Background: an optimization exercise with open tools, aiming at small area and a short achievable clock period. Do not read the settings as production practice. The RTL was checked by simulation tests, not by an equivalence proof against the original design. Power figures rest on the tool's default switching activity, not on a simulated workload.

==> design.v <==
 module reg_mux(data,rst,ce,clk,out);
 parameter WIDTH=18;
 parameter RSTTYPE = "SYNC"; 
 parameter REGISTER_ENABLE=1; 
 input [WIDTH-1:0] data;
 input clk,rst,ce;
 output  [WIDTH-1:0] out;
 generate
 if (REGISTER_ENABLE && RSTTYPE=="ASYNC") begin : g_async
 	reg [WIDTH-1:0] out_async;
 	always @(posedge clk or posedge rst) begin
 		if(rst)
 			out_async<=0;
 		else if(ce)
 			out_async<=data;
 	end
 	assign out = out_async;
 end else if (REGISTER_ENABLE) begin : g_sync  
 	reg [WIDTH-1:0] out_sync;
 	always @(posedge clk ) begin
 		if(rst)
 			out_sync<=0;
 		else if(ce)
 			out_sync<=data;
 	end
 	assign out = out_sync;
 end else begin : g_comb
 	assign out = data;
 end
 endgenerate
endmodule
 module Spartan6_DSP48A1
 #(
    parameter A0REG = 0, 
              A1REG = 1, 
              B0REG = 0,
              B1REG = 1,
              CREG = 1, 
              DREG = 1, 
              MREG = 1,
              PREG = 1, 
              CARRYINREG = 1, 
              CARRYOUTREG = 1, 
              OPMODEREG = 1,
              CARRYINSEL = "OPMODE5", 
              B_INPUT = "DIRECT", 
              RSTTYPE = "SYNC" 
 )
 (
 	input [17:0] A,B,D,BCIN,
 	input [47:0] C,PCIN,
 	input [7:0] OPMODE,
 	input CLK,CARRYIN,
 	input RSTA, RSTB, RSTM, RSTP, RSTC, RSTD, RSTCARRYIN, RSTOPMODE,
 	input CEA, CEB, CEM, CEP, CEC, CED, CECARRYIN, CEOPMODE,
   output [17:0] BCOUT,
   output [47:0] PCOUT,P,
   output [35:0] M,
   output CARRYOUT, CARRYOUTF
 );
   wire [17:0] A0_m, A1_m, B0_m,B1_m,D_m,B0_in,B1_in,pre_adder_out;
   wire [47:0] C_m,Post_adder_out;
   wire [35:0] M_m,mult_out;
   wire [7:0] OPMODE_m;
   wire CYI_in,CYI_m,CYO_in;
   reg [47:0] X_m,Z_m;
   reg_mux #(18,RSTTYPE,A0REG)  A0_REG(A,RSTA,CEA,CLK,A0_m);
   reg_mux #(18,RSTTYPE,A1REG)  A1_REG(A0_m,RSTA,CEA,CLK,A1_m);
   reg_mux #(18,RSTTYPE,B0REG)  B0_REG(B0_in,RSTB,CEB,CLK,B0_m);
   reg_mux #(18,RSTTYPE,B1REG)  B1_REG(B1_in,RSTB,CEB,CLK,B1_m);
   reg_mux #(48,RSTTYPE,CREG)  C_REG(C,RSTC,CEC,CLK,C_m);
   reg_mux #(18,RSTTYPE,DREG)  D_REG(D,RSTD,CED,CLK,D_m);
   reg_mux #(36,RSTTYPE,MREG)  M_REG(mult_out,RSTM,CEM,CLK,M_m);
   reg_mux #(48,RSTTYPE,PREG)  P_REG(Post_adder_out,RSTP,CEP,CLK,P);
   reg_mux #(1,RSTTYPE,CARRYINREG)  CYI_REG(CYI_in,RSTCARRYIN,CECARRYIN,CLK,CYI_m);
   reg_mux #(1,RSTTYPE,CARRYOUTREG)  CYO_REG(CYO_in,RSTCARRYIN,CECARRYIN,CLK,CARRYOUT);
   reg_mux #(8,RSTTYPE,OPMODEREG)  OPMODE_REG(OPMODE,RSTOPMODE,CEOPMODE,CLK,OPMODE_m);
   assign CYI_in=(CARRYINSEL=="OPMODE5")?OPMODE_m[5]:(CARRYINSEL=="CARRYIN")?CARRYIN:0;
   assign B0_in=(B_INPUT=="DIRECT")?B:(B_INPUT=="CASCADE")?BCIN:0;
   assign  pre_adder_out=(OPMODE_m[6]==0)?(D_m+B0_m):(D_m-B0_m); 
   assign  B1_in=(OPMODE_m[4]==1)?pre_adder_out:B0_m ;
   assign BCOUT = B1_m;
   assign  mult_out=A1_m*B1_m;
   assign  M = M_m;
 always @(*) begin
   case(OPMODE_m[1:0])
      0:X_m=0;
      1:X_m=M_m;
      2:X_m=P;
      3:X_m={D_m[11:0],A1_m[17:0],B1_m[17:0]};
   endcase
 end
  always @(*) begin
   case(OPMODE_m[3:2])
      0:Z_m=0;
      1:Z_m=PCIN;
      2:Z_m=P;
      3:Z_m=C_m;
   endcase
 end
 assign {CYO_in,Post_adder_out}=(OPMODE_m[7]==0)?(X_m+Z_m+CYI_m):(Z_m-(X_m+CYI_m));
 assign CARRYOUTF = CARRYOUT ;
 assign PCOUT = P ;
endmodule 
==> run.sh <==
#!/bin/bash
# synth_recipe.tcl (not shown) runs the flow's synth.tcl, then flattens the netlist and writes it again
# the make line also repeats each setting of config.mk as NAME=value (left out here)
make -C /OpenROAD-flow-scripts/flow DESIGN_CONFIG=/design/flow/config.mk WORK_HOME=/design/flow/orfs CLKGATE_MAP_FILE= SYNTH_SCRIPT=/design/flow/synth_recipe.tcl finish
==> config.mk <==
export PLATFORM = sky130hd
export DESIGN_NAME = Spartan6_DSP48A1
export DESIGN_NICKNAME = Spartan6_DSP48A1
export VERILOG_FILES = /design/flow/design.v
export SDC_FILE = /design/flow/constraint.sdc
export NUM_CORES = 4
export LEC_CHECK = 0
export CAP_MARGIN = 20
export CORE_MARGIN = 2
export CORE_UTILIZATION = 40
export SLEW_MARGIN = 20
==> constraint.sdc <==
create_clock -name core_clock -period 6.5 [get_ports {CLK}]
set_input_delay 1.3000 -clock core_clock [delete_from_list [all_inputs] [get_ports {CLK}]]
set_output_delay 1.3000 -clock core_clock [all_outputs]
set_load 0.01 [all_outputs]
### Pin map

Pins as bars across the die edge, other pins in grey.
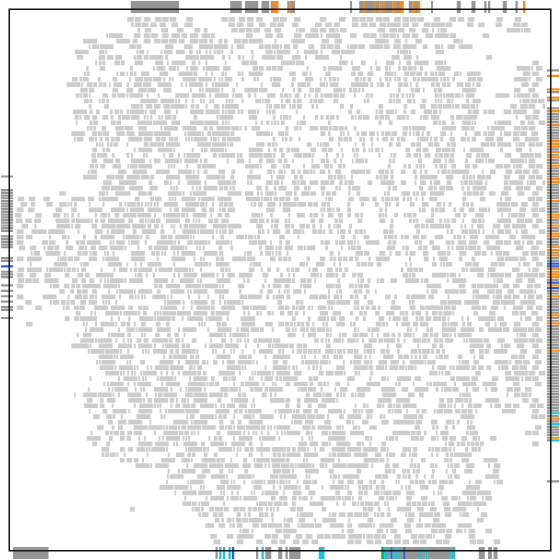
legend:
  OPMODE:
    colour: blue
    pins: 8
    direction: input
    edge: 4 east, 3 south, 1 west
  C:
    colour: orange
    pins: 48
    direction: input
    edge: 33 east, 15 north
  BCOUT:
    colour: cyan
    pins: 18
    direction: output
    edge: 15 south, 3 east
  CEB:
    colour: green
    pins: 1
    direction: input
    edge: south
all pins by edge: 130 east, 93 north, 88 south, 35 west

### Layout detail

Scale bar: 10 µm. Region (55, 55) to (80, 80) µm. Cells in grey, sequential cells in the stronger grey; small squares are vias.
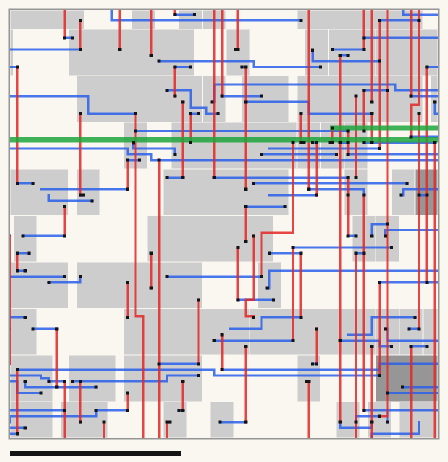
legend:
  M2:
    colour: red
  M3:
    colour: green
  M1:
    colour: blue
most frequent: inv_1 (16), fa_1 (9), nand2_1 (5)
sequential cells in the window: 0
cells with their middle in the window: 39

### Placement view

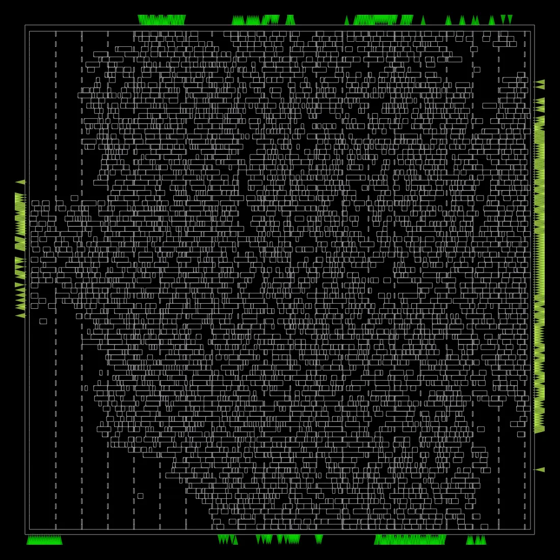
Tapcells: 940
Placeable Area: 0.0700 mm²
Seq cells: 196

### Track usage over the die

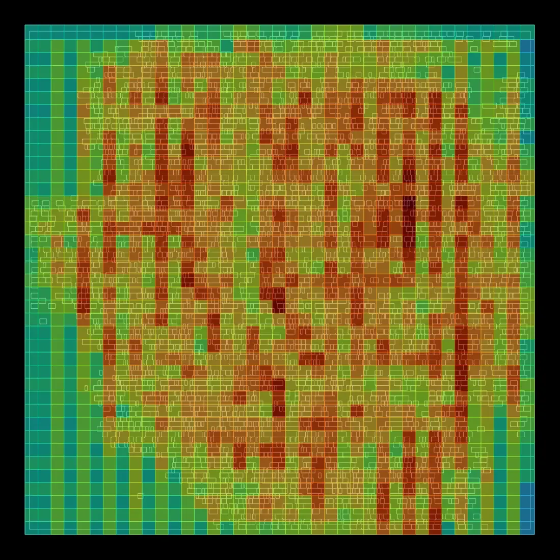
Top Usage Layer GRT: met2
final core utilization: 48.3%

## synth_stat cells, types with 74 or more instances
master / n / area share (%)
nand2_1: 393 / 5.2
a21oi_1: 164 / 2.9
o21ai_0: 124 / 2.2
and2_1: 146 / 3.2
inv_1: 459 / 6.1
mux2i_1: 145 / 5.1
fa_1: 261 / 18
nor2_1: 268 / 3.6
ha_1: 267 / 12
a21o_1: 74 / 2.0
dfxtp_1: 196 / 14
mux2_2: 83 / 3.3
clkbuf_1: 187 / 2.5
## per-layer routing
layer | GRT usage (%) | vias up | routed length [µm]
li1 | - | 12200 | -
met1 | 37.6 | 12600 | 45500
met2 | 43.7 | 760 | 45200
met3 | 4.17 | 73 | 5920
met4 | 5.88 | 2 | 1800
met5 | 0 | - | 13
## layout make-up
cell class                      count  area, µm²
Antenna cell                        1       2.50
Clock buffer                       17        425
Clock inverter                     13        148
Fill cell                        6898      36200
Inverter                          460       1730
Multi-Input combinational cell   2613      21600
Sequential cell                   196       3980
Tap cell                          940       1180
Timing Repair Buffer              497       4730
## worst register-to-register path, delay by kind of cell, from the launching register on
kind | cells | cell delay (ns)
flops | 1 | 0.39
buf+inv | 4 | 0.45
fa+ha+maj | 7 | 3.26
simple gates | 3 | 0.28
compound gates | 6 | 1.50
mux | 1 | 0.36
## per-stage QoR
stage	total power, mW	hold WS, ns	area [µm²]
CTS	5.59	0.498	33600
detailed placement	4.38	0.476	33000
global placement	4.40	0.467	33000
floorplan	3.29	0.454	28300
finish	5.63	0.491	33800
global route	6.01	0.516	33800
## cells by family (layout without fill, tap and decap cells)
logic type | count (synthesis) | after routing | share of synthesized area, %
buf+inv | 713 | 987 | 10.1
simple gates | 1074 | 1074 | 17.8
other cells | 0 | 1 | 0
fa+ha+maj | 528 | 528 | 30.3
compound gates | 667 | 667 | 15.9
xor+xnor | 115 | 115 | 3.56
flops | 196 | 196 | 13.9
mux | 229 | 229 | 8.49
## cell usage in the layout (no fill, tap or decap), types with 37 or more instances in the layout
cell type / n
a211oi_1: 39
a21o_1: 74
a21oi_1: 162
and2_1: 144
buf_4: 153
clkdlybuf4s50_1: 320
dfxtp_1: 166
fa_1: 258
ha_1: 264
inv_1: 456
mux2_2: 83
mux2i_1: 145
nand2_1: 393
nand3_1: 45
nor2_1: 268
nor2b_1: 37
nor3_1: 46
o21ai_0: 122
xnor2_1: 73
xor2_1: 42
## sequential cells by signal, indices dropped and copies added (netlist names), 8 cells and up
name	flops
C_REG.genblk1.g_sync.out_sync	48
A1_REG.genblk1.g_sync.out_sync	18
D_REG.genblk1.g_sync.out_sync	18
P_REG.genblk1.g_sync.out_sync	48
M_REG.genblk1.g_sync.out_sync	36
B1_REG.genblk1.g_sync.out_sync	18
OPMODE_REG.genblk1.g_sync.out_sync	8
## power groups by stage
stage	Sequential, mW	Clock [mW]	Combinational [mW]
floorplan	1.43	0	1.86
finish	1.48	1.18	2.97
global route	1.50	1.24	3.28
global placement	1.51	0	2.88
detailed placement	1.51	0	2.87
CTS	1.49	1.20	2.91
## worst paths after layout
check,start,end
min reg2reg,C_REG.genblk1.g_sync.out_sync[36]$_SDFFE_PP0P_,C_REG.genblk1.g_sync.out_sync[36]$_SDFFE_PP0P_
max,A1_REG.genblk1.g_sync.out_sync[8]$_SDFFE_PP0P_,M_REG.genblk1.g_sync.out_sync[33]$_SDFFE_PP0P_
min,C_REG.genblk1.g_sync.out_sync[36]$_SDFFE_PP0P_,C_REG.genblk1.g_sync.out_sync[36]$_SDFFE_PP0P_
max reg2reg,A1_REG.genblk1.g_sync.out_sync[8]$_SDFFE_PP0P_,M_REG.genblk1.g_sync.out_sync[33]$_SDFFE_PP0P_
## what timing repair did
item | 4_1_cts | 5_1_grt
setup buffers | 0 | 4
pin swaps | 1 | 22
setup endpoints to repair | 2 | 9
resized for setup | 11 | 52
==> impl_metrics.tcl <==
set metrics [dict create \
    htreeDepth 4 \
    grt_overflow_total 0 \
    num_rows 97 \
    insertion_delay_ns 0.52 \
    finalClockSkew_ns 0.0172 \
    slew_violations 0 \
    grt_first_pass_wirelength_mm 152 \
    cp_slowest_cell "fa_1" \
    grt_pass1_vias 25100 \
    synth_fp_nets 4244 \
    routed_wl_mm 98.5 \
    power_switching_mw 2.41 \
    finalSetupViolCount 0 \
    syn_area_mm2 0.0283 \
    path_buf_inv 4 \
    synth-seq-area-share_pct 13.9 \
    grt_max_degree 52 \
    crit_family "adder cells" \
    cts_made_buffers 17 \
    synth-main-ff-cell "dfxtp_1" \
    max_slew_margin_pct 31.3 \
    p_leak_nw 15.9 \
    clock_path_buffers 2 \
    area_growth_pct 19.5 \
    final_nets 4507 \
    ys_types 84 \
    crit_top_cell "fa_1" \
    fmax_ghz 0.159 \
    vias 25700 \
    wl_per_cell_um 20.8 \
    drc 0 \
    dp_slack_ns -0.122 \
    drv_cap 0 \
    drive_above_1_share_pct 9.77 \
    dieWidth_um 270 \
    end_kind "flip-flop" \
    hold_depth 2 \
    final_cells 4737 \
    dp_cells 4702 \
    setup_ws_ns 0.191 \
    gp_congestion 0.954 \
    outcome "finished clean" \
    crit_arrival_ns 6.72 \
    ioPinCount 346 \
    cellPowerDensity_mw_per_mm2 166 \
    p_int_mw 3.21 \
    clockPowerShare_pct 20.9 \
    cp_slowest_stage_delay_ns 0.55 \
    worst_pin_slew_ns 1.03 \
    ir_worst_vdd_uv 150 \
    path_cells "buf_4 > and2_1 > fa_1 > inv_1 > fa_1 > fa_1 > inv_1 > fa_1 > fa_1 > fa_1 > ha_1 > a21o_1 > a21oi_1 > nor2b_1 > a311o_2 > a311oi_2 > buf_4 > nor2_1 > a41oi_1 > mux2_2 > a311o_1" \
    synthArstFlopShare_pct 0 \
    finalCritPeriodShare_pct 97.1 \
    finalSetupTns_ns 0 \
    finalCriticalPeriod_ns 6.31 \
    cts_hold_buf 0 \
    cp.depth 21 \
    avgSynthCellArea_um2 8.03 \
    reg2reg_depth 21 \
    ys_ff_latch 196 \
    dp_hpwl_mm 80.2 \
    antenna_found_initial 2 \
    p_sw_share_pct 42.9 \
]

## afterwards: timing with drivers on the ports
The flow's constraints put no driver on any port. The routed layout listed below was extracted and timed again, unchanged, in two steps. Step 1 assumes that a clkbuf_16 drives the clock port and a buf_2 every other input. Step 2 times the ports against the registers' clock, not the clock port: input delays grow and output delays shrink by t, the midpoint of the rising clock arrivals with the driver on. Three values: ideal ports, drivers, drivers and shift; two values: the first two.
t (ns): 0.575
setup slack, ns: 0.191 / 0.191 / 0.191
hold slack, ns: 0.491 / 0.491 / 0.491
clock arrival spread, ns: 0.017 / 0.018
slew at the worst register clock pin (ns): 0.09 / 0.09
After both steps this run still meets setup and hold. The setup slack of this run moves by 0.000 ns with the drivers and by 0.000 ns with both steps.
